This is an optimization exercise on Yosys and OpenROAD, whose aim is small area, not a production implementation.
Only simulation tests tie the RTL to the original design; equivalence was not proved.
The series may have gaps, and a smaller design here may also do less where the tests do not look.
No activity file was given, so power comes from the tool's default toggle rates.

### The metal 1 layer, run 1

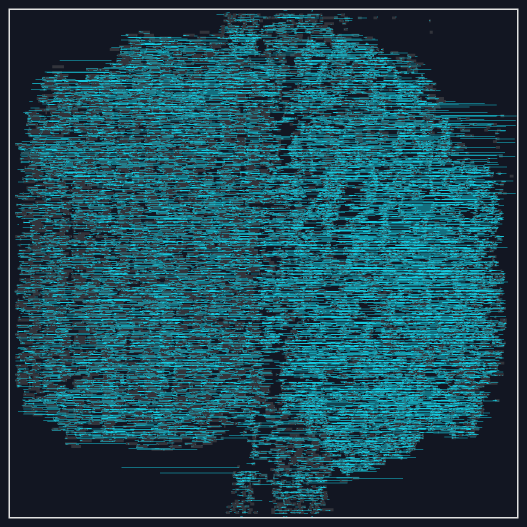
### Cell placement, run 1

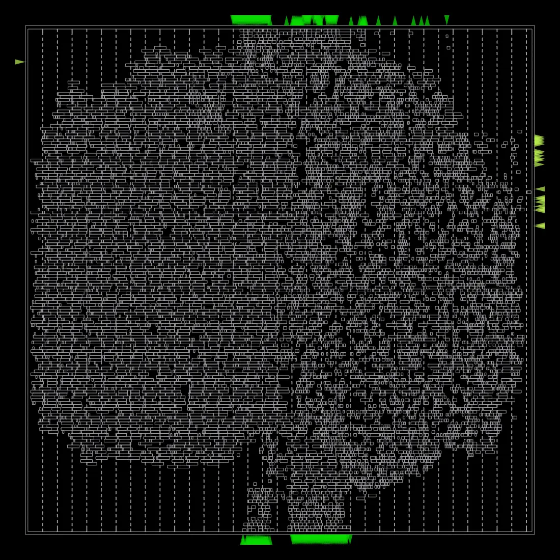
### Placement by cell class, run 1

Fill, decap, tap and diode cells in grey.
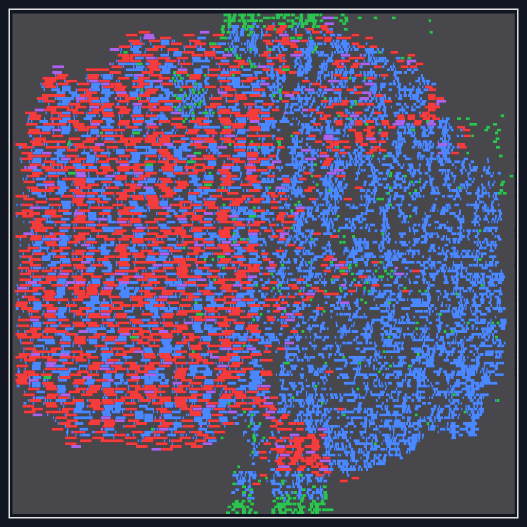
**flow/config.mk**
```make
export PLATFORM = sky130hd
export DESIGN_NAME = rv32i_core
export DESIGN_NICKNAME = rv32i_core
export VERILOG_FILES = /design/flow/design.v
export SDC_FILE = /design/flow/constraint.sdc
export NUM_CORES = 4
export LEC_CHECK = 0
export CAP_MARGIN = 20
export CORE_MARGIN = 2
export CORE_UTILIZATION = 40
export PLACE_DENSITY = 0.6
export SLEW_MARGIN = 20
```
**flow/constraint.sdc**
```tcl
create_clock -name core_clock -period 11.0 [get_ports {clk}]
set_input_delay 2.2000 -clock core_clock [delete_from_list [all_inputs] [get_ports {clk}]]
set_output_delay 2.2000 -clock core_clock [all_outputs]
set_load 0.01 [all_outputs]
```
**flow/design.v**
```verilog
module rv32i_reg(
        input reset, clk, wb_enable,                 
        input [4:0] rs1_reg, rs2_reg, wb_reg,        
        input [31:0] wb_data,                        
        output [31:0] rs1_data, rs2_data         
    );
    logic [31:0] register [32];                      
    always @ (posedge clk)
    begin
        if (reset)                                   
        begin
           for (int i = 1; i < 32; i++)
           begin
                register[i] = 32'd0;
           end
        end
        else if (wb_enable == 1)                             
        begin
            if (wb_reg > 5'b0)  register[wb_reg] = wb_data;  
        end
    end
    assign rs1_data = (rs1_reg == 5'd0) ? 32'd0 : register[rs1_reg];   
    assign rs2_data = (rs2_reg == 5'd0) ? 32'd0 : register[rs2_reg];   
endmodule
module rv32i_ifTop(
        input clk, reset,                
        input [31:0] memIfData,          
        input jump_en_in,                
        input [31:0] jump_addr,          
        output [31:2] memIfAddr,     
        output [31:0] iw_out,        
        output reg [31:0] pc_out,        
        output reg jump_en_out               
    );
    reg [31:0] pc;
    wire jump_en_int;
    assign jump_en_int = jump_en_in;
    always @ (posedge clk)
    begin
        if (reset) pc <= 32'd0;                      
        else
        begin
            if (jump_en_int)    pc <= jump_addr;     
            else                pc <= pc + 32'd4;    
        end
        pc_out <= pc;                                
        jump_en_out <= jump_en_in;                   
    end
    assign iw_out = memIfData;                       
    assign memIfAddr = pc[31:02];                    
endmodule
module rv32i_idTop
    (
        input clk, reset,                            
        input [31:0] iw_in, pc_in,                   
        input [31:0] rs1_data_in, rs2_data_in,       
        input jump_en_in,                            
        input df_ex_enable,                          
        input [4:0] df_ex_reg,                       
        input [31:0] df_ex_data,                     
        input df_mem_enable,                         
        input [4:0] df_mem_reg,                      
        input [31:0] df_mem_data,                    
        input df_wb_enable,                          
        input [4:0] df_wb_reg,                       
        input [31:0] df_wb_data,                     
        output reg wb_en_out,
        output [4:0] rs1_reg, rs2_reg,
        output reg [4:0] wb_reg,   
        output reg [31:0] pc_out, iw_out,            
        output reg [31:00] rs1_data_out, rs2_data_out,
        output reg w_en_out,                             
        output reg jump_en_out,                          
        output reg [31:0] jump_addr                  
    );
    assign rs1_reg = iw_in[19:15];                   
    assign rs2_reg = iw_in[24:20];                   
	reg halt_ex, jump_en_flag, jump_en_int;
    reg [31:00] rs1_int, rs2_int;
    wire [6:0] opcode = {iw_in[6:0]};                
    always @ (posedge clk)
    begin
        if (reset)
        begin
            iw_out <= 0;
            jump_en_flag <= 0;
        end
        else if (jump_en_flag)
        begin
            iw_out <= 32'h13;                        
            jump_en_flag <= 0;                       
        end
        else if (halt_ex)   iw_out <= 32'h13;        
        else if (jump_en_int)
        begin
            jump_en_flag <= 1;                       
            iw_out <= iw_in;                         
        end
        else    iw_out <= iw_in;                     
        pc_out <= pc_in;                             
        wb_reg <= iw_in[11:07];                      
        rs1_data_out <= rs1_int;                     
        rs2_data_out <= rs2_int;                     
        if (reset)                      w_en_out <= 0;                   
        else if (jump_en_flag)          w_en_out <= 0;                   
        else if (opcode == 7'b0100011)  w_en_out <= 1;                   
        else                            w_en_out <= 0;                   
        if (jump_en_flag && !reset)     wb_en_out <= 0;          
        else if (
		        opcode == 7'b0100011 ||		         
                opcode == 7'b1100011 ||              
                opcode == 7'b0001111 ||              
                opcode == 7'b1110011                 
            )               wb_en_out <= 0;          
        else if (
                opcode == 7'b0110011 ||              
	            opcode == 7'b1100111 ||              
	            opcode == 7'b0000011 ||              
	            opcode == 7'b0010011 ||              
	            opcode == 7'b0110111 ||              
	            opcode == 7'b0010111 ||              
	            opcode == 7'b1101111                 
        )                   wb_en_out <= 1;         
        else if (reset)     wb_en_out <= 0;          
        else                wb_en_out <= 0;          
    end
    always @ (*)
    begin
        if (opcode == 7'b1110011)   halt_ex = 1;
        else if (reset)             halt_ex = 0;
        else                        halt_ex = 0;
        if (reset)                      jump_en_out = 0;                 
        else if (jump_en_in)            jump_en_out = 0;                 
        else                            jump_en_out = jump_en_int;       
        if      ((rs1_reg == df_ex_reg) && df_ex_enable && rs1_reg != 0)    rs1_int =  df_ex_data;
        else if ((rs1_reg == df_mem_reg) && df_mem_enable && rs1_reg != 0)  rs1_int =  df_mem_data;
        else if ((rs1_reg == df_wb_reg) && df_wb_enable && rs1_reg != 0)    rs1_int =  df_wb_data;
        else    rs1_int =  rs1_data_in;
        if      ((rs2_reg == df_ex_reg) && df_ex_enable && rs2_reg != 0)    rs2_int =  df_ex_data;
        else if ((rs2_reg == df_mem_reg) && df_mem_enable && rs2_reg != 0)  rs2_int =  df_mem_data;
        else if ((rs2_reg == df_wb_reg) && df_wb_enable && rs2_reg != 0)    rs2_int =  df_wb_data;
        else    rs2_int =  rs2_data_in;
        if (jump_en_in)
        begin
            jump_en_int =  0;
            jump_addr = 0;
        end
        else if(opcode == 7'b1100111)                                                                            
        begin
            jump_addr =  rs1_int + {{20{iw_in[31]}}, iw_in[31:20]};                                              
            jump_en_int =  1;                                                                                    
        end
        else if (opcode == 7'b1101111)                                                                           
        begin
            jump_addr =  pc_in + {2 * {{12{iw_in[31]}}, iw_in[31], iw_in[19:12], iw_in[20], iw_in[30:21]}};      
            jump_en_int =  1;                                                                                    
        end
        else if (opcode == 7'b1100011)                                                                           
        begin
            case (iw_in[14:12])
                3'b000:
                begin
                    if (rs1_int == rs2_int)                                                                                  
                    begin
                        jump_addr =  pc_in + {2 * {{20{iw_in[31]}}, iw_in[31], iw_in[07], iw_in[30:25], iw_in[11:08]}};      
                        jump_en_int =  1;                                                                                    
                    end
                    else
                    begin
                        jump_en_int =  0;                                                                                    
                        jump_addr =  0;                                                                                      
                    end
                end
                3'b001:
                begin
                    if (rs1_int != rs2_int)                                                                                  
                    begin
                        jump_addr =  pc_in + {2 * {{20{iw_in[31]}}, iw_in[31], iw_in[07], iw_in[30:25], iw_in[11:08]}};      
                        jump_en_int =  1;                                                                                    
                    end
                    else
                    begin
                        jump_en_int =  0;                                                                                    
                        jump_addr =  0;                                                                                      
                    end
                end
                3'b100:
                begin
                    if (signed'(rs1_int) < signed'(rs2_int))                                                                 
                    begin
                        jump_addr =  pc_in + {2 * {{20{iw_in[31]}}, iw_in[31], iw_in[07], iw_in[30:25], iw_in[11:08]}};      
                        jump_en_int =  1;                                                                                    
                    end
                    else
                    begin
                        jump_en_int =  0;                                                                                    
                        jump_addr =  0;                                                                                      
                    end
                end
                3'b101:
                begin
                    if (signed'(rs1_int) >= signed'(rs2_int))                                                                
                    begin
                        jump_addr =  pc_in + {2 * {{20{iw_in[31]}}, iw_in[31], iw_in[07], iw_in[30:25], iw_in[11:08]}};      
                        jump_en_int =  1;                                                                                    
                    end
                    else
                    begin
                        jump_en_int =  0;                                                                                    
                        jump_addr =  0;                                                                                      
                    end
                end
                3'b110:
                begin
                    if (rs1_int < rs2_int)                                                                                   
                    begin
                        jump_addr =  pc_in + {2 * {{20{iw_in[31]}}, iw_in[31], iw_in[07], iw_in[30:25], iw_in[11:08]}};      
                        jump_en_int =  1;                                                                                    
                    end
                    else
                    begin
                        jump_en_int =  0;                                                                                    
                        jump_addr =  0;                                                                                      
                    end
                end
                3'b111:
                begin
                    if (rs1_int >= rs2_int)                                                                                  
                    begin
                        jump_addr =  pc_in + {2 * {{20{iw_in[31]}}, iw_in[31], iw_in[07], iw_in[30:25], iw_in[11:08]}};      
                        jump_en_int =  1;                                                                                    
                    end
                    else
                    begin
                        jump_en_int =  0;                                                                                    
                        jump_addr =  0;                                                                                      
                    end
                end
                default:
                begin
                    jump_addr =  0;                                                                                          
                    jump_en_int =  0;                                                                                        
                end
            endcase
        end
        else
        begin
            jump_addr =  0;                                                                                                  
            jump_en_int =  0;                                                                                                
        end
    end
endmodule
module rv32i_exTop(
        input clk, reset, wb_en_in,                              
        input [4:0] wb_reg_in,
        input [31:0] pc_in, iw_in, rs1_data_in, rs2_data_in,     
        input w_en_in,                                           
        output reg [31:0] alu_out, iw_out, pc_out,               
        output reg [4:0] wb_reg_out,
        output reg wk_en_out,
        output reg w_en_out,                                         
        output reg [31:0] rs2_data_out,                          
        output df_ex_enable,      
        output [4:0] df_ex_reg,          
        output [31:0] df_ex_data        
    );
    reg [31:0] alu_temp;                    
    wire [2:0] func3 = {iw_in[14:12]};       
    wire [6:0] func7 = {iw_in[31:25]};       
    wire [4:0] shamt = {iw_in[24:20]};       
    wire [6:0] opcde = {iw_in[6:0]};         
    wire [6:0] i1    = {iw_in[31:25]};       
    always @ (*)
	 begin                               
        case (opcde)
            7'b0110011:                                                              
            begin
                case (func3)
                    3'b000:                                                          
                    begin
                        case (func7)
                            7'b0000000: alu_temp = rs1_data_in + rs2_data_in;        
                            7'b0100000: alu_temp = rs1_data_in - rs2_data_in;        
                            default:    alu_temp = rs1_data_in;                      
                        endcase
                    end
                    3'b001: alu_temp = rs1_data_in << (rs2_data_in & 32'h1F);        
                    3'b010:                                                          
                    begin
                        if (signed'(rs1_data_in) < signed'(rs2_data_in))
                            alu_temp = 32'd1;
                        else
                            alu_temp = 32'd0;
                    end
                    3'b011:                                                          
                    begin
                        if (rs1_data_in < rs2_data_in)
                            alu_temp = 32'd1;                                        
                        else
                            alu_temp = 32'd0;
                    end
                    3'b100: alu_temp = rs1_data_in ^ rs2_data_in;                    
                    3'b101:
                    begin
                        case (func7)
                            7'b0000000: alu_temp = rs1_data_in >> rs2_data_in[4:0];       
                            7'b0100000: alu_temp = $signed(rs1_data_in) >>> rs2_data_in[4:0];      
                            default: alu_temp = 32'b0;                               
                        endcase
                    end
                    3'b110: alu_temp = rs1_data_in | rs2_data_in;                    
                    3'b111: alu_temp = rs1_data_in & rs2_data_in;                    
                    default: alu_temp = 32'b0;                                       
                endcase
            end
            7'b1100111: alu_temp = pc_in + 32'd4;                                    
            7'b0000011:
            begin
                case (func3)
                    3'b000: alu_temp = rs1_data_in + {{20{iw_in[31]}}, iw_in[31:20]};                
                    3'b001: alu_temp = rs1_data_in + {{20{iw_in[31]}}, iw_in[31:20]};                
                    3'b010: alu_temp = rs1_data_in + {{20{iw_in[31]}}, iw_in[31:20]};                
                    3'b100: alu_temp = rs1_data_in + {{20{iw_in[31]}}, iw_in[31:20]};                
                    3'b101: alu_temp = rs1_data_in + {{20{iw_in[31]}}, iw_in[31:20]};                
                    default: alu_temp = 32'b0;                                                       
                endcase
            end
            7'b0010011:
            begin
                case (func3)
                    3'b000: alu_temp = rs1_data_in + {{20{iw_in[31]}}, iw_in[31:20]};                
                    3'b010:                                                                          
                    begin
                        if(signed'(rs1_data_in) < signed'({{20{iw_in[31]}}, iw_in[31:20]}))
                            alu_temp = 1;
                        else
                            alu_temp = 0;
                    end
                    3'b011:                                                                          
                    begin
                        if(rs1_data_in < {{20{iw_in[31]}}, iw_in[31:20]})
                            alu_temp = 1;
                        else
                            alu_temp = 0;
                    end
                    3'b100: alu_temp = rs1_data_in ^ {{20{iw_in[31]}}, iw_in[31:20]};                
                    3'b110: alu_temp = rs1_data_in | {{20{iw_in[31]}}, iw_in[31:20]};                
                    3'b111: alu_temp = rs1_data_in & {{20{iw_in[31]}}, iw_in[31:20]};                
                    3'b001: alu_temp = rs1_data_in << shamt;                                         
                    3'b101:
                    begin
                        case (i1)
                            7'b0000000: alu_temp = rs1_data_in >> shamt;                             
                            7'b0100000: alu_temp = $signed(rs1_data_in) >>> shamt;                            
                            default: alu_temp = 32'b0;                                               
                        endcase
                    end
                    default: alu_temp = 32'b0;                                                       
                endcase
            end
            7'b0100011:
            begin
                case (func3)
                    3'b000: alu_temp = rs1_data_in + {{20{iw_in[31]}}, iw_in[31:25], iw_in[11:07]};      
                    3'b001: alu_temp = rs1_data_in + {{20{iw_in[31]}}, iw_in[31:25], iw_in[11:07]};      
                    3'b010: alu_temp = rs1_data_in + {{20{iw_in[31]}}, iw_in[31:25], iw_in[11:07]};      
                    default: alu_temp = 32'b0;                                                           
                endcase
            end
            7'b1100011:
            begin
                case (func3)
                    3'b000:                                                                              
                    begin
                        if (rs1_data_in == rs2_data_in)
                            alu_temp = pc_in + (2 * {{20{iw_in[7]}}, iw_in[7], iw_in[31:25], iw_in[11:08]});
                        else
                            alu_temp = 32'b0;
                    end
                    3'b001:                                                                              
                    begin
                        if (rs1_data_in != rs2_data_in)
                            alu_temp = pc_in + (2 * {{20{iw_in[7]}}, iw_in[7], iw_in[31:25], iw_in[11:08]});
                        else
                            alu_temp = 32'b0;
                    end
                    3'b100:                                                                              
                    begin
                        if (signed'(rs1_data_in) < signed'(rs2_data_in))
                            alu_temp = pc_in + (2 * {{20{iw_in[7]}}, iw_in[7], iw_in[31:25], iw_in[11:08]});
                        else
                            alu_temp = 32'b0;
                    end
                    3'b101:                                                                              
                    begin
                        if (rs1_data_in >= rs2_data_in)
                            alu_temp = pc_in + (2 * {{20{iw_in[7]}}, iw_in[7], iw_in[31:25], iw_in[11:08]});
                        else
                            alu_temp = 32'b0;
                    end
                    3'b110:                                                                              
                    begin
                        if (rs1_data_in < rs2_data_in)
                            alu_temp = pc_in + (2 * {{20{iw_in[7]}}, iw_in[7], iw_in[31:25], iw_in[11:08]});
                        else
                            alu_temp = 32'b0;
                    end
                    3'b111:                                                                              
                    begin
                        if (rs1_data_in >= rs2_data_in)
                            alu_temp = pc_in + (2 * {{20{iw_in[7]}}, iw_in[7], iw_in[31:25], iw_in[11:08]});
                        else
                            alu_temp = 32'b0;
                    end
                    default: alu_temp = 32'b0;                                                           
                endcase
            end
            7'b0110111: alu_temp = {iw_in[31:12], 12'b0};                                                
            7'b0010111: alu_temp = {iw_in[31:12], 12'b0} + pc_in;                                        
            7'b1101111: alu_temp = pc_in + 32'd4;                                                        
            default: alu_temp = 32'b0;                                                           
        endcase
    end
    always @ (posedge(clk))
    begin
        if (reset)
        begin
            alu_out <= 32'b0;
            iw_out <= 0;
            pc_out <= 0;
            wb_reg_out <= 0;
            wk_en_out <= 0;
        end
        else
        begin
            alu_out <= alu_temp;
            iw_out <= iw_in;                 
            pc_out <= pc_in;                 
            wb_reg_out <= wb_reg_in;         
            wk_en_out <= wb_en_in;           
        end
        w_en_out        <= w_en_in;          
        rs2_data_out    <= rs2_data_in;      
    end
    assign df_ex_enable = wb_en_in;          
    assign df_ex_reg    = wb_reg_in;         
    assign df_ex_data   = alu_temp;          
endmodule
module rv32i_memTop(
        input clk, reset, wb_en_in,                  
        input [31:0] pc_in, iw_in, alu_in,           
        input [4:0] wb_reg_in,
        output reg wb_en_out,                            
        output reg [31:0] pc_out, iw_out, alu_out,   
        output reg [4:0] wb_reg_out,
        input [31:00] memif_rdata,                   
        input [31:00] io_rdata,                      
        input [31:00] rs2_data_in,                   
        input w_en_in,                               
        output reg memif_we,                             
        output [3:0] memif_be,                       
        output [31:2] memif_addr,                    
        output [31:0] memif_wdata,                   
        output [31:00] memif_rdata_out,              
        output reg io_we,                                
        output [31:02] io_addr,                      
        output [31:00] io_wdata,                     
        output reg [01:00] src_sel_out,                  
        output df_mem_enable,                
        output [4:0] df_mem_reg,         
        output [31:0] df_mem_data        
    );
function logic [3:0] writeBankEnable(
        input logic [1:0] bank,               
        input logic [1:0] w                   
    );
    case (w)
        2'b00:
        begin
            case(bank)
                2'b00:   writeBankEnable = 4'b0001;      
                2'b01:   writeBankEnable = 4'b0010;      
                2'b10:   writeBankEnable = 4'b0100;      
                2'b11:   writeBankEnable = 4'b1000;      
                default: writeBankEnable = 4'b0000;      
            endcase
        end
        2'b01:
        begin
            case (bank)
                2'b00:   writeBankEnable = 4'b0011;      
                2'b01:   writeBankEnable = 4'b0110;      
                2'b10:   writeBankEnable = 4'b1100;      
                default: writeBankEnable = 4'b0000;      
            endcase
        end
        2'b10:           writeBankEnable = 4'b1111;      
        default:         writeBankEnable = 4'b1111;      
    endcase
endfunction
function logic [31:0] shifted_rs2_data(
        input logic [31:0] rs2_data,
        input logic [1:0] bank
    );
    case (bank)
        2'b00:  shifted_rs2_data = rs2_data << 0;    
        2'b01:  shifted_rs2_data = rs2_data << 8;    
        2'b10:  shifted_rs2_data = rs2_data << 16;   
        2'b11:  shifted_rs2_data = rs2_data << 24;   
    endcase
endfunction
function logic [31:0] shifted_d_rdata(
        input logic [31:0] d_rdata,
        input logic [1:0] bank,
        input logic [1:0] w,
        input logic sign
    );
    logic [31:0] temp;                       
    case (bank)                              
        2'b00:      temp = d_rdata >> 00;
        2'b01:      temp = d_rdata >> 08;
        2'b10:      temp = d_rdata >> 16;
        2'b11:      temp = d_rdata >> 24;
        default:    temp = d_rdata;
    endcase
    if (!sign)                               
    begin
        case (w)                             
            2'b00:      shifted_d_rdata = {{24{temp[07]}}, temp[07:00]};
            2'b01:      shifted_d_rdata = {{16{temp[15]}}, temp[15:00]};
            default:    shifted_d_rdata = temp;
        endcase
    end
    else                                     
    begin
        case (w)                             
            2'b00:      shifted_d_rdata = {24'b0, temp[07:00]};
            2'b01:      shifted_d_rdata = {16'b0, temp[15:00]};
            default:    shifted_d_rdata = temp;
        endcase
    end
endfunction
    wire [01:00] width = iw_in[13:12];       
    wire [01:00] bank = alu_in[1:0];         
    wire [06:00] opcode = {iw_in[6:0]};      
    reg [01:00] src_sel_int;
    assign memif_addr   = alu_in[31:02];                         
    assign memif_be     = writeBankEnable(bank, width);          
    assign memif_wdata  = shifted_rs2_data(rs2_data_in, bank);   
    assign io_addr      = alu_in[31:02];
    assign io_wdata     = shifted_rs2_data(rs2_data_in, bank);   
    assign memif_rdata_out = shifted_d_rdata(memif_rdata, alu_out[1:0], iw_out[13:12], iw_out[14]);
    always @ (*)
    begin
        if (w_en_in && alu_in[31])           
        begin
            io_we       =  1;                
            memif_we    =  0;                
        end
        else if (w_en_in && !alu_in[31])     
        begin
            io_we       =  0;                
            memif_we    =  1;                
        end
        else if (!w_en_in && alu_in[31])     
        begin
            io_we   =  0;                    
            memif_we  =  0;                  
        end
        else
        begin
            io_we   =  0;                    
            memif_we  =  0;                  
        end
        if (!w_en_in)
        begin
            if (!alu_in[31] && opcode == 7'b0000011)        src_sel_int =  0;    
            else if (alu_in[31] && opcode == 7'b0000011)    src_sel_int =  1;    
            else                                            src_sel_int =  2;    
        end
        else                                                src_sel_int =  2;    
    end
    always @ (posedge clk)
    begin
        if (reset)
        begin
            iw_out <= 0;                 
            pc_out <= 0;                 
            alu_out <= 0;                
            wb_en_out <= 0;              
            wb_reg_out <= 0;
            src_sel_out <= 0;            
        end
        else
        begin
            iw_out <= iw_in;             
            pc_out <= pc_in;             
            alu_out <= alu_in;           
            wb_en_out <= wb_en_in;       
            wb_reg_out <= wb_reg_in;
            src_sel_out <= src_sel_int;
        end
    end
    assign df_mem_enable = wb_en_out;
    assign df_mem_reg    = wb_reg_out;
    assign df_mem_data   = alu_out;
endmodule
module rv32i_wbTop(
        input clk, reset, wb_en_in,          
        input [4:0] wb_reg_in,               
        input [31:0] pc_in, iw_in, alu_in,   
        input [31:00] memif_rdata,           
        input [31:00] io_rdata,              
        input [01:00] src_sel_in,            
        output reg wb_en_out,                    
        output reg [31:0] wb_data,           
        output reg [4:0] wb_reg_out,         
        output df_wb_enable,                 
        output [4:0] df_wb_reg,          
        output [31:0] df_wb_data         
    );
    wire [01:00] src_sel_int = src_sel_in;
    always @ (*)
    begin
        if (reset)  wb_en_out =  0;
        else        wb_en_out =  wb_en_in;
        wb_reg_out =  wb_reg_in;
        if (src_sel_int == 2'd2)        wb_data =  alu_in;       
        else if (src_sel_int == 2'd1)   wb_data =  io_rdata;     
        else if (src_sel_int == 2'd0)   wb_data =  memif_rdata;  
        else                            wb_data =  alu_in;
    end
    assign df_wb_enable = wb_en_out;
    assign df_wb_reg    = wb_reg_out;
    assign df_wb_data   = alu_in;
endmodule
module rv32i_core(
        input clk,                       
        input reset,                     
        output [31:02] i_addr,           
        input  [31:00] i_rdata,          
        output [31:02] d_addr,           
        output d_we,                     
        output io_we,                    
        output [03:00] d_be,             
        output [31:00] d_wdata,          
        input  [31:00] d_rdata,          
        input  [31:00] io_rdata          
    );
    wire wb_en_stage2, wb_en_stage3, wb_en_stage4, wb_en_stage5;
    wire [04:00] rs1_reg, rs2_reg, wb_reg_stage2, wb_reg_stage3, wb_reg_stage4, wb_reg_stage5;
    wire [31:00] rs1_data, rs2_data, alu_out_stage3, alu_out_stage4, alu_out_stage5;
    wire [31:00] iw_stage1, iw_stage2, iw_stage3, iw_stage4, pc_stage1, pc_stage2, pc_stage3, pc_stage4;
    wire [31:00] rs1_data_stage2, rs2_data_stage2, rs2_data_stage3;
    wire df_ex_enable, df_mem_enable, df_wb_enable, jump_en_stage1, jump_en_stage2;
    wire [04:00] df_ex_reg, df_mem_reg, df_wb_reg;
    wire [31:00] df_ex_data, df_mem_data, df_wb_data, jump_addr;
    wire [31:00] memif_rdata_stage4;
    wire [31:02] io_addr_stage4;
    wire [31:00] io_wdata_stage4;
    wire w_en_stage2, w_en_stage3;
    wire [01:00] src_sel_stage4;
    rv32i_reg regFsInstance (
        .clk(clk), .reset(reset),
        .rs1_reg(rs1_reg), .rs2_reg(rs2_reg),
        .wb_reg(wb_reg_stage5), .wb_data(alu_out_stage5), .wb_enable(wb_en_stage5),
        .rs1_data(rs1_data), .rs2_data(rs2_data)
    );
    rv32i_ifTop ifTopInstance(
        .clk(clk), .reset(reset),
        .memIfData(i_rdata),
        .jump_en_in(jump_en_stage2), .jump_addr(jump_addr),
        .memIfAddr(i_addr),
        .iw_out(iw_stage1), .pc_out(pc_stage1), .jump_en_out(jump_en_stage1)
    );
    rv32i_idTop idTopInstance(
        .clk(clk), .reset(reset),
        .iw_in(iw_stage1), .pc_in(pc_stage1), .jump_en_in(jump_en_stage1),
        .rs1_data_in(rs1_data), .rs2_data_in(rs2_data),
        .rs1_reg(rs1_reg), .rs2_reg(rs2_reg),
        .jump_en_out(jump_en_stage2), .jump_addr(jump_addr),
        .df_ex_enable(df_ex_enable), .df_ex_reg(df_ex_reg), .df_ex_data(df_ex_data),
        .df_mem_enable(df_mem_enable), .df_mem_reg(df_mem_reg), .df_mem_data(df_mem_data),
        .df_wb_enable(df_wb_enable), .df_wb_reg(df_wb_reg), .df_wb_data(df_wb_data),
        .w_en_out(w_en_stage2), .wb_reg(wb_reg_stage2), .wb_en_out(wb_en_stage2),
        .iw_out(iw_stage2), .pc_out(pc_stage2),
        .rs1_data_out(rs1_data_stage2), .rs2_data_out(rs2_data_stage2)
    );
    rv32i_exTop exTopInstance(
        .clk(clk), .reset(reset),
        .pc_in(pc_stage2), .iw_in(iw_stage2), .wb_en_in(wb_en_stage2),
        .rs1_data_in(rs1_data_stage2), .rs2_data_in(rs2_data_stage2),
        .wb_reg_in(wb_reg_stage2), .w_en_in(w_en_stage2),
        .alu_out(alu_out_stage3), .pc_out(pc_stage3), .iw_out(iw_stage3),
        .wk_en_out(wb_en_stage3), .wb_reg_out(wb_reg_stage3),
        .w_en_out(w_en_stage3), .rs2_data_out(rs2_data_stage3),
        .df_ex_enable(df_ex_enable), .df_ex_reg(df_ex_reg), .df_ex_data(df_ex_data)
    );
    rv32i_memTop memTopInstance(
        .clk(clk), .reset(reset),
        .pc_in(pc_stage3), .iw_in(iw_stage3), .wb_reg_in(wb_reg_stage3),
        .alu_in(alu_out_stage3), .wb_en_in(wb_en_stage3), .w_en_in(w_en_stage3),
        .rs2_data_in(rs2_data_stage3),
        .memif_rdata(d_rdata), .io_rdata(io_rdata),
        .pc_out(pc_stage4), .iw_out(iw_stage4), .wb_en_out(wb_en_stage4),
        .wb_reg_out(wb_reg_stage4), .alu_out(alu_out_stage4),
        .memif_rdata_out(memif_rdata_stage4), .src_sel_out(src_sel_stage4),
        .df_mem_enable(df_mem_enable), .df_mem_reg(df_mem_reg), .df_mem_data(df_mem_data),
        .memif_addr(d_addr), .memif_we(d_we), .memif_be(d_be), .memif_wdata(d_wdata),
        .io_addr(io_addr_stage4), .io_we(io_we), .io_wdata(io_wdata_stage4)
    );
    rv32i_wbTop wbTopinstance(
        .clk(clk), .reset(reset),
        .pc_in(pc_stage4), .iw_in(iw_stage4), .wb_en_in(wb_en_stage4),
        .src_sel_in(src_sel_stage4), .memif_rdata(memif_rdata_stage4), .io_rdata(io_rdata),
        .wb_reg_in(wb_reg_stage4), .alu_in(alu_out_stage4),
        .wb_data(alu_out_stage5), .wb_reg_out(wb_reg_stage5), .wb_en_out(wb_en_stage5),
        .df_wb_enable(df_wb_enable), .df_wb_reg(df_wb_reg), .df_wb_data(df_wb_data)
    );
endmodule
```
**flow/run.sh**
```bash
#!/bin/bash
# synth_recipe.tcl (not shown) runs the flow's synth.tcl, then flattens the netlist and writes it again
# the make line also repeats each setting of config.mk as NAME=value (left out here)
make -C /OpenROAD-flow-scripts/flow DESIGN_CONFIG=/design/flow/config.mk WORK_HOME=/design/flow/orfs CLKGATE_MAP_FILE= SYNTH_SCRIPT=/design/flow/synth_recipe.tcl finish
```
==> implementation parameters, run 1 <==
Parameter                              Value

Run status
  Outcome ... timing/DRC/antenna clean

Timing
  Post-Route Hold Slack ... 337 ps
  Maximum achievable frequency ... 100 MHz
  Period Utilization, post-route ... roughly nine tenths
  Setup repair after global routing missed its margin ... no
  Fin Clk Skew ... 55.5 ps
  Least setup slack across all paths after layout ... approximately 1000 ps
  Total negative setup slack ... 0 ps
  Final Hold Viols ... 0
  Actual transition at the worst max-transition pin ... 1270 ps
  Final setup violation count ... 0
  Count of pins over their slew limit ... 0

Power
  Power Dens Cells ... 149 nW/um^2
  Net load switching power ... 5.03 mW
  Internal power component ... approximately 9.9 mW
  Switching Fraction ... between 30% and 40%
  Total power ... 15.0 mW
  Share of total power in combinational logic ... 26.4%
  Power share of the sequential group ... 39.3%
  Leakage power ... 36.5 nW

Placement
  Final HPWL from detailed placement ... about 270000 um
  Port buffer count ... between 150 and 200
  Worst setup slack after placement ... 1750 ps
  Routability cong. ... ~1.1
  Number of placed cells counting well taps ... 10969
  Post-detailed-placement cell area ... 95400 um^2

Floorplan
  Boundary pin count ... around 200
  Initial cell density of the core ... 40.2%
  Floorplan die width ... 479 um
  Total die area ... 230000 um^2

Setup path
  CP bufs+invs ... 3
  Kind of cell adding the most delay to the critical path ... compound AO/OA/AOI/OAI gates
  CP startpoint ... idTopInstance.rs1_data_out[27]
  Max stage delay on crit path ... slightly below 800 ps
  WP data required ... 11690 ps
  Reg-to-reg slack, setup ... 1040 ps
  Crit Path Class ... reg -> reg
  Worst reg2reg path depth ... 25
  CP Data Arrival Time ... 10650 ps
  Sort of element at the end of the critical path ... register
  WP depth ... 25
  Critical Path Start Type ... register
  Top fanout value on the critical path ... 20
  Cell occurring most often along the worst timing path ... sky130_fd_sc_hd__or3_1

Clock network
  Number of cells upsized or downsized after cts ... 0
  Clock tree buffer depth ... 3
  CTS Sinks ... around 1300
  CTS hold repair buffers ... 0
  Clock latency at the later pin of the worst-skew pair ... 850 ps
  Master cell of the clock root buffer ... sky130_fd_sc_hd__clkbuf_16
  Clock tree from TritonCTS ... built
  Number of buffers created by CTS ... 152
  Deepest level of the CTS H-tree ... 4

Route
  Final antenna-violating net count ... 0
  DRC violation total after the first TritonRoute iteration ... 12604
  Number of optimization iterations in the first detailed-route pass ... 10
  Remaining routing DRC violations ... 0
  Detailed-route vias per instance ... roughly 6.8
  Wire length per cell after detailed routing ... 36.7 um

Logic synthesis
  Post-synth cell types ... 95
  Number of enable flip-flop cells after synthesis ... 1024
  Number of instances in the synthesized netlist ... 8308
  FFs w/ async S/R, synth ... 0%
  Post-synthesis average cell area ... 10.9 um^2
  Register bit count reported by yosys ... 1349
  Predominant post-synthesis flop cell ... sky130_fd_sc_hd__edfxtp_1
  Sequential area share after synthesis ... 41.2%

Global route
  Overflow after GRT ... 0
  Aggregate global-route resource usage ... 35.1%
  Largest net degree at the start of global routing ... 94
  Wire length of the first global-routing pass ... 572000 um

Finish
  Share of final-layout standard cells stronger than drive strength 1 ... ~18%
  P&R area growth vs syn ... 11.0%
  Max reg flops ... 1024

Worst hold path
  Class of the tightest hold or removal check ... reg -> reg
  HP Start ... idTopInstance.w_en_out

Flow run
  Max-cap violations ... 0
Notes on 'The metal 1 layer' above:
share of all routed wire = 33%
longest straight run = 111 um
post-detailed-routing wire length: 413000 um
total via count in the routed design: 76832
GR Layer Usage met1: 41.3%

Notes on 'Cell placement' above:
sequential cell area share: 37.1%
number of well taps: 2992
Cell Count, Final, Fillers Out: 11251
Layout fillers: 20850

Notes on 'Placement by cell class' above:
green -> other buffers and delay cells  # cells 434
purple -> clock drivers and dummy loads  # cells 266
blue -> all other logic  # cells 6196
red -> flip-flops  # cells 1349
area of all placed cells without fillers: 100000 um^2
Core Util, Final: 44.7%
floorplan core area: 225000 um^2
std cell rows: 174

run 1: routing by layer:
layer / share of wire [%] / vias up / GRT usage (%) / wire length, um
met2: 44 / 6147 / 54.1 / 184000
met5: 0.022 / - / 0 / 90
met3: 12 / 1664 / 9.80 / 50800
met1: 33 / 38064 / 41.3 / 137000
met4: 10 / 16 / 28.2 / 41300
li1: - / 30941 / - / -
run 1: layout by cell type (no fill, tap or decap), drive strengths merged, types with 27 or more instances in the layout:
cell	count
buf	251
a22oi	38
a21oi	517
nor2	1506
nand2b	42
a221oi	94
and3	37
inv	228
clkbuf	192
a21o	134
nand3	91
or3	28
mux4	754
and2	60
xor2	90
o21ai	366
o21bai	33
dfxtp	325
nand2	437
o21a	31
o31ai	27
a211o	31
nor4	32
ha	362
a211oi	134
nor2b	111
mux2	88
nand4	48
xnor2	147
o221ai	35
a31oi	53
o211ai	65
nor3	101
clkdlybuf4s50	183
mux2i	132
edfxtp	1024
conb	32
clkinv	57
run 1: Yosys cell counts (27+ instances only):
| cell type | number | area (um^2) |
|---|---|---|
| sky130_fd_sc_hd__a211o_1 | 31 | 272 |
| sky130_fd_sc_hd__a211oi_1 | 134 | 1010 |
| sky130_fd_sc_hd__a21o_1 | 134 | 1010 |
| sky130_fd_sc_hd__a21oi_1 | 515 | 2580 |
| sky130_fd_sc_hd__a221oi_1 | 94 | 823 |
| sky130_fd_sc_hd__a22oi_1 | 38 | 285 |
| sky130_fd_sc_hd__a31oi_1 | 52 | 325 |
| sky130_fd_sc_hd__and2_1 | 59 | 369 |
| sky130_fd_sc_hd__and3_1 | 37 | 231 |
| sky130_fd_sc_hd__buf_1 | 129 | 484 |
| sky130_fd_sc_hd__buf_2 | 30 | 150 |
| sky130_fd_sc_hd__buf_4 | 67 | 503 |
| sky130_fd_sc_hd__clkbuf_1 | 564 | 2120 |
| sky130_fd_sc_hd__dfxtp_1 | 325 | 6510 |
| sky130_fd_sc_hd__edfxtp_1 | 1024 | 30700 |
| sky130_fd_sc_hd__ha_1 | 362 | 4530 |
| sky130_fd_sc_hd__inv_1 | 216 | 811 |
| sky130_fd_sc_hd__mux2_2 | 88 | 991 |
| sky130_fd_sc_hd__mux2i_1 | 132 | 1320 |
| sky130_fd_sc_hd__mux4_2 | 745 | 16800 |
| sky130_fd_sc_hd__nand2_1 | 437 | 1640 |
| sky130_fd_sc_hd__nand2b_1 | 41 | 257 |
| sky130_fd_sc_hd__nand3_1 | 91 | 455 |
| sky130_fd_sc_hd__nand4_1 | 48 | 300 |
| sky130_fd_sc_hd__nor2_1 | 1506 | 5650 |
| sky130_fd_sc_hd__nor2b_1 | 111 | 694 |
| sky130_fd_sc_hd__nor3_1 | 101 | 505 |
| sky130_fd_sc_hd__nor4_1 | 29 | 181 |
| sky130_fd_sc_hd__o211ai_1 | 65 | 488 |
| sky130_fd_sc_hd__o21a_1 | 31 | 233 |
| sky130_fd_sc_hd__o21ai_0 | 361 | 1810 |
| sky130_fd_sc_hd__o21bai_1 | 33 | 248 |
| sky130_fd_sc_hd__o221ai_1 | 35 | 307 |
| sky130_fd_sc_hd__o31ai_1 | 27 | 203 |
| sky130_fd_sc_hd__or3_1 | 28 | 175 |
| sky130_fd_sc_hd__xnor2_1 | 147 | 1290 |
| sky130_fd_sc_hd__xor2_1 | 90 | 788 |
run 1: logic make-up after synthesis:
family          share of synthesized area [%]
simple gates                             12.2
compound gates                           13.1
flops                                    41.2
buf+inv                                  4.58
mux                                      21.4
fa+ha+maj                                5.21
xor+xnor                                 2.30
other cells                           0.00415
run 1: power groups by stage:
| stage | sequential, mW | clock [mW] | combinational (mW) |
|---|---|---|---|
| floorplan | 5.88 | 0 | 2.34 |
| global placement | 5.97 | 0 | 3.76 |
| detailed placement | 5.98 | 0 | 3.75 |
| CTS | 5.88 | 5.15 | 3.77 |
| global route | 5.90 | 5.34 | 4.07 |
| finish | 5.89 | 5.13 | 3.95 |
run 1: final cells by class:
type                            count  area, um^2
Tap cell                         2992        3740
Fill cell                       20850      124000
Multi-Input combinational cell   5974       49600
Antenna cell                       14        35.0
Inverter                          222         835
Timing Repair Buffer              434        3940
Clock inverter                     74         743
Sequential cell                  1349       37300
Clock buffer                      192        4170
--- run 2 (changed files replaced; the others as in run 1) ---
==> flow/design.v <==
module rv32i_core(
        input clk,                       
        input reset,                     
        output [31:02] i_addr,           
        input  [31:00] i_rdata,          
        output [31:02] d_addr,           
        output d_we,                     
        output io_we,                    
        output [03:00] d_be,             
        output [31:00] d_wdata,          
        input  [31:00] d_rdata,          
        input  [31:00] io_rdata          
    );
    reg  [31:0] pc;                      
    reg  [31:0] pcd;                     
    reg         flag;                    
    reg  [31:0] a_e, b_e;
    reg  [2:0]  fn_e;
    reg         alt_e, sub_e, st_e, ld_e, wben_e;
    reg  [4:0]  rd_e;
    reg  [2:0]  f3_e;
    reg  [31:0] alu3, wdata3;
    reg         st3, ld3, wben3;
    reg  [4:0]  rd3;
    reg  [2:0]  f3_3;
    reg  [31:0] alu4;
    reg         wben4, ldm4, ldio4;
    reg  [4:0]  rd4;
    reg  [2:0]  f3_4;
    reg  [31:0] rf [1:31];
    wire [31:0] iw = i_rdata;
    wire [6:0]  op = iw[6:0];
    wire [2:0]  f3 = iw[14:12];
    wire [4:0]  rs1 = iw[19:15];
    wire [4:0]  rs2 = iw[24:20];
    wire [4:0]  rd  = iw[11:7];
    wire is_op    = (op == 7'b0110011);
    wire is_opi   = (op == 7'b0010011);
    wire is_ld    = (op == 7'b0000011);
    wire is_st    = (op == 7'b0100011);
    wire is_br    = (op == 7'b1100011);
    wire is_jal   = (op == 7'b1101111);
    wire is_jalr  = (op == 7'b1100111);
    wire is_lui   = (op == 7'b0110111);
    wire is_auipc = (op == 7'b0010111);
    wire f7_zero = (iw[31:25] == 7'b0000000);
    wire f7_alt  = (iw[31:25] == 7'b0100000);
    wire f7_ok   = f7_zero | f7_alt;
    reg  [31:0] r1, r2;
    integer i;
    always @(*) begin
        r1 = 32'd0;
        r2 = 32'd0;
        for (i = 1; i < 32; i = i + 1) begin
            r1 = r1 | ({32{rs1 == i[4:0]}} & rf[i]);
            r2 = r2 | ({32{rs2 == i[4:0]}} & rf[i]);
        end
    end
    wire [31:0] alu_e;
    wire fw1e = wben_e & (rs1 == rd_e);
    wire fw2e = wben_e & (rs2 == rd_e);
    wire fw14 = wben4 & (rs1 == rd4);
    wire fw24 = wben4 & (rs2 == rd4);
    wire [31:0] v1 = fw1e ? alu_e : fw14 ? alu4 : r1;
    wire [31:0] v2 = fw2e ? alu_e : fw24 ? alu4 : r2;
    wire [31:0] imm_i = {{20{iw[31]}}, iw[31:20]};
    wire [31:0] imm_s = {{20{iw[31]}}, iw[31:25], iw[11:7]};
    wire [31:0] imm_b = {{19{iw[31]}}, iw[31], iw[7], iw[30:25], iw[11:8], 1'b0};
    wire [31:0] imm_j = {{11{iw[31]}}, iw[31], iw[19:12], iw[20], iw[30:21], 1'b0};
    wire [31:0] imm_u = {iw[31:12], 12'b0};
    wire        base_rs = is_jalr | is_st;
    wire [31:0] d_imm = is_jalr ? imm_i : is_st ? imm_s : is_jal ? imm_j : imm_b;
    wire [31:0] tgt = (base_rs ? v1 : pcd) + d_imm;
    wire eq  = (v1 == v2);
    wire lt  = ($signed(v1) < $signed(v2));
    wire ltu = (v1 < v2);
    reg  br_take;
    always @(*) begin
        case (f3)
            3'b000:  br_take = eq;
            3'b001:  br_take = ~eq;
            3'b100:  br_take = lt;
            3'b101:  br_take = ~lt;
            3'b110:  br_take = ltu;
            3'b111:  br_take = ~ltu;
            default: br_take = 1'b0;
        endcase
    end
    wire jump = ~flag & (is_jal | is_jalr | (is_br & br_take));
    wire ld_ok  = (f3 != 3'b011) & (f3 != 3'b110) & (f3 != 3'b111);
    wire st_ok  = (f3[2] == 1'b0) & (f3[1:0] != 2'b11);
    wire sh_bad = (f3 == 3'b101) & ~(is_op ? f7_ok : (iw[31:25] == 7'b0000000) | (iw[31:25] == 7'b0100000));
    wire alu_op = (is_op | is_opi) & ~sh_bad;
    wire r_pass = is_op & (f3 == 3'b000) & ~f7_ok;       
    wire selA_v1 = alu_op | (is_ld & ld_ok);
    wire selA_pc = is_auipc | is_jal | is_jalr;
    wire selA_tg = is_st & st_ok;
    wire [31:0] a_d = selA_v1 ? v1 : selA_pc ? pcd : selA_tg ? tgt : 32'd0;
    wire selB_v2 = (is_op & alu_op & ~r_pass) | is_st;
    wire selB_i  = (is_opi & alu_op) | (is_ld & ld_ok);
    wire selB_u  = is_lui | is_auipc;
    wire selB_4  = is_jal | is_jalr;
    wire [31:0] b_d = selB_v2 ? v2 : selB_i ? imm_i : selB_u ? imm_u : selB_4 ? 32'd4 : 32'd0;
    wire [2:0] fn_d  = alu_op ? f3 : 3'b000;
    wire alt_d = alu_op & (is_op ? f7_alt & ((f3 == 3'b000) | (f3 == 3'b101))
                                 : (f3 == 3'b101) & iw[30]);
    wire sub_d = alu_op & ((f3 == 3'b010) | (f3 == 3'b011) | (is_op & (f3 == 3'b000) & f7_alt));
    wire writes = is_op | is_opi | is_ld | is_lui | is_auipc | is_jal | is_jalr;
    always @(posedge clk) begin
        if (reset) begin
            pc   <= 32'd0;
            flag <= 1'b0;
        end else begin
            pc   <= jump ? tgt : pc + 32'd4;
            flag <= jump;
        end
        pcd <= pc;
        wben_e <= ~reset & ~flag & writes & (rd != 5'd0);
        st_e   <= ~reset & ~flag & is_st;
        ld_e   <= is_ld;
        rd_e   <= rd;
        f3_e   <= f3;
        a_e    <= a_d;
        b_e    <= b_d;
        fn_e   <= fn_d;
        alt_e  <= alt_d;
        sub_e  <= sub_d;
    end
    assign i_addr = pc[31:2];
    wire [31:0] bx  = b_e ^ {32{sub_e}};
    wire [32:0] sum = {1'b0, a_e} + {1'b0, bx} + {32'd0, sub_e};
    wire slt  = (a_e[31] ^ b_e[31]) ? a_e[31] : sum[31];
    wire sltu = ~sum[32];
    function automatic [31:0] rev(input [31:0] x);
        integer k;
        for (k = 0; k < 32; k = k + 1) rev[k] = x[31 - k];
    endfunction
    wire        left = (fn_e == 3'b001);
    wire [31:0] sa   = left ? rev(a_e) : a_e;
    wire        fill = alt_e & a_e[31] & ~left;
    wire [31:0] sr   = $signed({fill, sa}) >>> b_e[4:0];
    wire [31:0] sh   = left ? rev(sr) : sr;
    reg [31:0] res;
    always @(*) begin
        case (fn_e)
            3'b000: res = sum[31:0];
            3'b001: res = sh;
            3'b010: res = {31'd0, slt};
            3'b011: res = {31'd0, sltu};
            3'b100: res = a_e ^ b_e;
            3'b101: res = sh;
            3'b110: res = a_e | b_e;
            3'b111: res = a_e & b_e;
        endcase
    end
    assign alu_e = st_e ? a_e : res;
    always @(posedge clk) begin
        alu3   <= alu_e;
        wdata3 <= b_e << {a_e[1:0], 3'b000};
        st3    <= st_e;
        ld3    <= ld_e;
        wben3  <= wben_e;
        rd3    <= rd_e;
        f3_3   <= f3_e;
    end
    assign d_addr  = alu3[31:2];
    assign d_we    = st3 & ~alu3[31];
    assign io_we   = st3 & alu3[31];
    assign d_wdata = wdata3;
    reg [3:0] be;
    always @(*) begin
        case (f3_3[1:0])
            2'b00:   be = 4'b0001 << alu3[1:0];
            2'b01:   be = (alu3[1:0] == 2'b11) ? 4'b0000 : (4'b0011 << alu3[1:0]);
            default: be = 4'b1111;
        endcase
    end
    assign d_be = be;
    always @(posedge clk) begin
        alu4  <= alu3;
        wben4 <= wben3;
        rd4   <= rd3;
        ldm4  <= ld3 & ~alu3[31];
        ldio4 <= ld3 & alu3[31];
        f3_4  <= f3_3;
    end
    wire [31:0] ldsh = d_rdata >> {alu4[1:0], 3'b000};
    reg  [31:0] ldv;
    always @(*) begin
        case (f3_4)
            3'b000:  ldv = {{24{ldsh[7]}}, ldsh[7:0]};
            3'b001:  ldv = {{16{ldsh[15]}}, ldsh[15:0]};
            3'b100:  ldv = {24'd0, ldsh[7:0]};
            3'b101:  ldv = {16'd0, ldsh[15:0]};
            default: ldv = ldsh;
        endcase
    end
    wire [31:0] wb_data = ldm4 ? ldv : ldio4 ? io_rdata : alu4;
    wire [31:0] wd = wb_data & {32{~reset}};
    integer j;
    always @(posedge clk) begin
        for (j = 1; j < 32; j = j + 1)
            if (reset | (wben4 & (rd4 == j[4:0]))) rf[j] <= wd;
    end
endmodule
==> implementation parameters, run 2 <==
Parameter                              Value

Route
  Wire length per cell after detailed routing ... 45.0 um (+23%)
  DRC violation total after the first TritonRoute iteration ... 13240 (+5.0%)
  Number of optimization iterations in the first detailed-route pass ... 14 (+4)
  Remaining routing DRC violations ... 0 (unchanged)
  Final antenna-violating net count ... 0 (unchanged)
  Detailed-route vias per instance ... 7.40 (+8.4%)

Finish
  Share of final-layout standard cells stronger than drive strength 1 ... 13.1% (-5.0 points)
  Max reg flops ... 992 (-3.1%)
  Most frequent standard cell in the layout excluding fill and tap cells ... sky130_fd_sc_hd__edfxtp_1
  Cell Count, Final, Fillers Out ... 7915 (-30%)
  Leading cell types in the layout, fill and taps excluded ... sky130_fd_sc_hd__edfxtp_1 (992), sky130_fd_sc_hd__a22oi_1 (874), sky130_fd_sc_hd__nand2_1 (480)
  P&R area growth vs syn ... 16.6%
  Final net count ... 5990

Floorplan
  Floorplan die width ... 402 um (-16%)
  Total die area ... 161000 um^2 (-30%)
  Initial cell density of the core ... 40.4% (+0.16 points)
  Boundary pin count ... 196 (unchanged)
  Die Y-Extent ... 402 um

Clock network
  Deepest level of the CTS H-tree ... 4 (unchanged)
  CTS Sinks ... 1255 (-7.0%)
  Clock latency at the later pin of the worst-skew pair ... 810 ps (-40 ps)
  CTS clock-pin slew for the worst setup and hold paths ... 60 ps
  Number of cells upsized or downsized after cts ... 0 (unchanged)
  Clock tree from TritonCTS ... built
  Master cell of the clock root buffer ... sky130_fd_sc_hd__clkbuf_16
  Number of buffers created by CTS ... 139 (-8.6%)
  Buffers inserted during post-CTS setup optimization ... 0
  CTS hold repair buffers ... 0 (unchanged)
  Clock tree buffer depth ... 3 (unchanged)

Logic synthesis
  Share of the synthesized area in the top cell type ... 47.1% (+13 points)
  Post-synthesis average cell area ... 11.4 um^2 (+4.6%)
  Sequential area share after synthesis ... 55.4% (+14 points)
  Number of instances in the synthesized netlist ... 5558 (-33%)
  Top cells by area in the synthesized netlist ... sky130_fd_sc_hd__edfxtp_1 (47%), sky130_fd_sc_hd__a22oi_1 (10%), sky130_fd_sc_hd__dfxtp_1 (8.3%), sky130_fd_sc_hd__ha_1 (3.2%), sky130_fd_sc_hd__nand2_1 (2.9%)
  Post-synth cell types ... 99 (+4.2%)
  Fraction of the mapped netlist area in adder cells ... 3.31% (-1.9 points)
  Combinational family with the most area after synthesis ... compound AO/OA/AOI/OAI gates
  Leading area contributor after synthesis ... sky130_fd_sc_hd__edfxtp_1
  Most common cell in the synthesized netlist ... sky130_fd_sc_hd__edfxtp_1
  Compound-cell area share of the yosys netlist ... 21.0% (+7.9 points)
  Total number of yosys warnings ... 2
  Most frequent cells after synthesis ... sky130_fd_sc_hd__edfxtp_1 (992), sky130_fd_sc_hd__a22oi_1 (874), sky130_fd_sc_hd__nand2_1 (489)
  Number of enable flip-flop cells after synthesis ... 992 (-3.1%)
  Post-synthesis share of cell area spent on and, or, nand and nor gates ... 10.0% (-2.2 points)
  Register bit count reported by yosys ... 1255 (-7.0%)
  Post-synth design cell area ... 63200 um^2
  XOR/XNOR share of the synthesized area ... 1.77% (-0.52 points)
  Post-synthesis mux area share ... 4.34% (-17 points)
  Predominant post-synthesis flop cell ... sky130_fd_sc_hd__edfxtp_1
  FFs w/ async S/R, synth ... 0% (unchanged)

Global route
  Antenna violations before repair ... 32
  Aggregate global-route resource usage ... 42.8% (+7.6 points)
  Global-route layer with the greatest usage ... met2
  Wire length of the first global-routing pass ... 473000 um (-17%)
  Overflow after GRT ... 0 (unchanged)
  Largest net degree at the start of global routing ... 51 (-46%)
  Vias in the first global route ... 54119
  Fraction of met3 tracks used by global routing ... 17.3% (+7.5 points)
  Met2 Track Usage GR ... 60.0% (+5.9 points)

Worst hold path
  Worst Hold Path Cells ... 0
  Class of the tightest hold or removal check ... reg -> reg

Setup path
  Worst reg2reg path depth ... 22 (-12%)
  Max stage delay on crit path ... 900 ps (+110 ps)
  WP data required ... 11670 ps (-20 ps)
  Reg-to-reg slack, setup ... 2860 ps (+1820 ps)
  CP bufs+invs ... 3 (unchanged)
  Critical path capture point ... pc[1]
  WP depth ... 22 (-12%)
  Critical-path cell with the highest stage delay ... sky130_fd_sc_hd__clkdlybuf4s50_1
  Sort of element at the end of the critical path ... register
  Critical-path cell list ... clkdlybuf4s50_1, or3b_2, nor2_4, buf_4, a22oi_1, nand2_1, nor4_1, and3_1, a31oi_1, a21oi_1, ha_1, a21oi_1, o22ai_1, nor3b_1, a221oi_1, a221o_1, nor4_1, a311oi_1, or2_2, buf_12, mux2i_1, nor2_1
  Top fanout value on the critical path ... 41 (+110%)
  Worst R2R End ... pc[1]
  Launch point of the worst reg-to-reg path ... fn_e[0]
  CP Data Arrival Time ... 9730 ps (-920 ps)
  CP startpoint ... i_rdata[23]
  Kind of cell adding the most delay to the critical path ... simple AND/OR/NAND/NOR gates
  Crit Path Class ... in -> reg
  Critical Path Start Type ... primary input

Timing
  Final critical delay including setup and external delays ... 9060 ps
  Total negative setup slack ... 0 ps (unchanged)
  Final Hold Viols ... 0 (unchanged)
  Slew Limit Headroom ... 13.4%
  Actual transition at the worst max-transition pin ... 1300 ps (+30.0 ps)
  Maximum achievable frequency ... 110 MHz (+9.9%)
  Count of pins over their slew limit ... 0 (unchanged)
  Setup repair after global routing missed its margin ... no
  Final setup violation count ... 0 (unchanged)
  Period Utilization, post-route ... 82.4% (-8.1 points)
  Fin Clk Skew ... 39.9 ps (-15.5 ps)

Placement
  Final HPWL from detailed placement ... 233000 um (-14%)
  Port buffer count ... 195 (unchanged)
  Number of placed cells counting well taps ... 7639 (-30%)
  Post-detailed-placement cell area ... 69000 um^2 (-28%)
  Routability cong. ... 1.04 (-2.3%)

Power
  Power Dens Cells ... 156 nW/um^2 (+4.7%)
  Leakage power ... 27.3 nW (-25%)
  Peak supply drop ... 150 uV

Flow run
  Max-cap violations ... 0 (unchanged)

Run status
  Outcome ... timing/DRC/antenna clean
run 2: cell types whose count changed in the layout (fill, tap and decap cells not counted), sizes merged, moves of 55 or more:
cell / change
a22oi: +837
a21oi: -322
dfxtp: -62
o21ai: -151
ha: -198
nor2: -1137
a21o: -82
a211oi: -64
xnor2: -101
nor2b: -80
nand2: +55
inv: -100
mux4: -707
run 2: final cells by class:
cell class | count | area, um^2
multi-input cells | 3736 | 26500
well taps | 2058 | 2570
clock buffers | 175 | 3800
repair buffers | 475 | 4480
fillers | 14158 | 82800
flip-flops and latches | 1255 | 35100
clock inverters | 75 | 812
diodes | 22 | 55.1
inverters | 119 | 447
run 2: through the flow:
step / total power, mW / hold WS (ps) / setup slack [ps] / util [%]
floorplan: 6.02 / 310 / 3960 / -
global placement: 6.71 / 312 / 1410 / 44.0
detailed placement: 6.70 / 313 / 1560 / 44.1
CTS: 11.4 / 327 / 2410 / 47.0
global route: 11.7 / 332 / 2040 / 47.1
finish: 11.5 / 327 / 1940 / 47.1
run 2: how the worst min path moves through the flow:
stage | startpoint | end | slack, ps
global placement | rd3[0] | rd4[0] | 310
CTS | f3_e[1] | f3_3[1] | 330
floorplan | f3_e[0] | f3_3[0] | 310
finish | rd3[0] | rd4[0] | 330
global route | f3_e[1] | f3_3[1] | 330
detailed placement | f3_e[1] | f3_3[1] | 310
run 2: per-layer routing:
metal  share of wire [%]  up-vias
li1                    -    22223
met1                  35    28464
met2                  40     6138
met3                  16     1716
met4                 9.0       26
met5               0.061        -
run 2: cell families (layout without fill, tap and decap cells):
family | Yosys count | in the layout
adders and majority gates | 166 | 166
muxes | 206 | 206
AOI/OAI and AO/OA | 1841 | 1841
and+or+nand+nor | 1395 | 1395
DFF | 1255 | 1255
other | 0 | 22
buffers and inverters | 567 | 844
xor gates and xnor gates | 128 | 128
run 2: power breakdown:
group	internal [mW]	switching, mW
clock	2.73	2.08
sequential	5.34	0.194
combinational	0.304	0.852
total	8.38	3.13
### The metal 1 layer, run 2

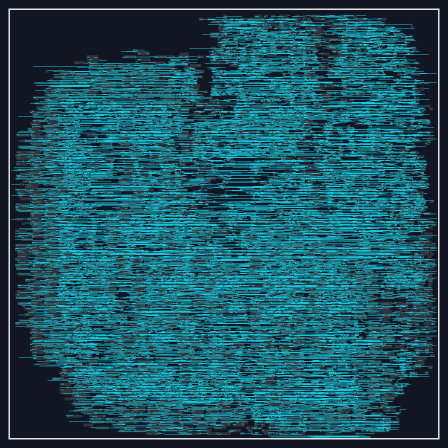
longest straight run = 133 um
share of all routed wire = 35%
nets with wire on the layer = 5642
GR Layer Usage met1: 53.6%
total via count in the routed design: 58567
post-detailed-routing wire length: 356000 um

### Placement by cell class, run 2

Fill, decap, tap and diode cells in grey.
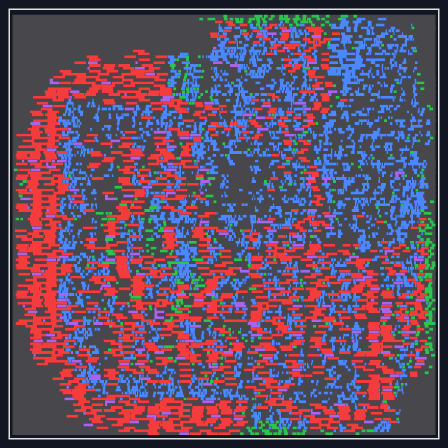
green -> other buffers and delay cells  # cells 475
red -> flip-flops  # cells 1255
purple -> clock drivers and dummy loads  # cells 250
blue -> all other logic  # cells 3855
area of all placed cells without fillers: 73800 um^2
sequential cell area share: 47.5%

### Cell placement, run 2

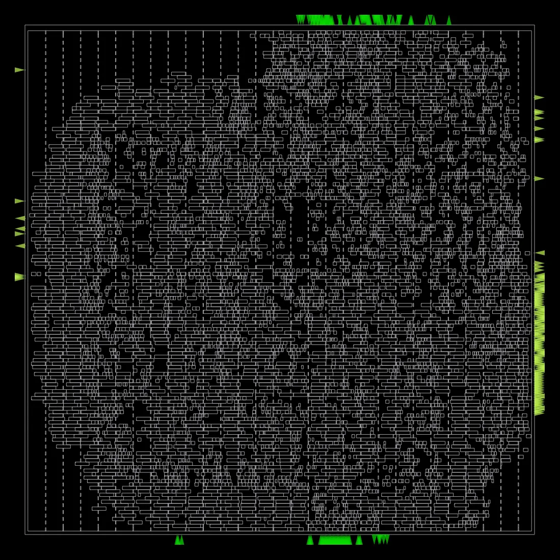
floorplan core area: 157000 um^2
number of well taps: 2058
std cell rows: 145
Core Util, Final: 47.1%

[re-timing with driven ports]
The results above use ideal ports. As a check the final layouts listed here were re-extracted and re-timed, cells and wires unchanged. Step 1 assumes that a clkbuf_16 drives the clock port and a buf_2 every other input. Step 2 moves the port delays by t, midway between the first and last clock arrival at a register: inputs arrive t later, outputs are due t later. That takes back most of the time a late clock gives input paths. Slacks: ideal / step 1 / step 2; pairs: ideal / step 1.
| run | shift t [ns] | setup WS [ns] | hold slack, ns | worst register clock-pin slew, ns | pins driven straight from the clock port |
|---|---|---|---|---|---|
| run 1 | 0.903 | 1.044 / 1.044 / 1.044 | 0.337 / 0.337 / 0.337 | 0.07 / 0.07 | 1 |
| run 2 | 0.869 | 1.938 / 1.912 / 1.043 | 0.327 / 0.327 / 0.327 | 0.09 / 0.09 | 1 |
After both steps every run listed still meets setup and hold. The setup slack of run 2, which loses most, moves by -0.026 ns with the drivers and by -0.895 ns with both steps.
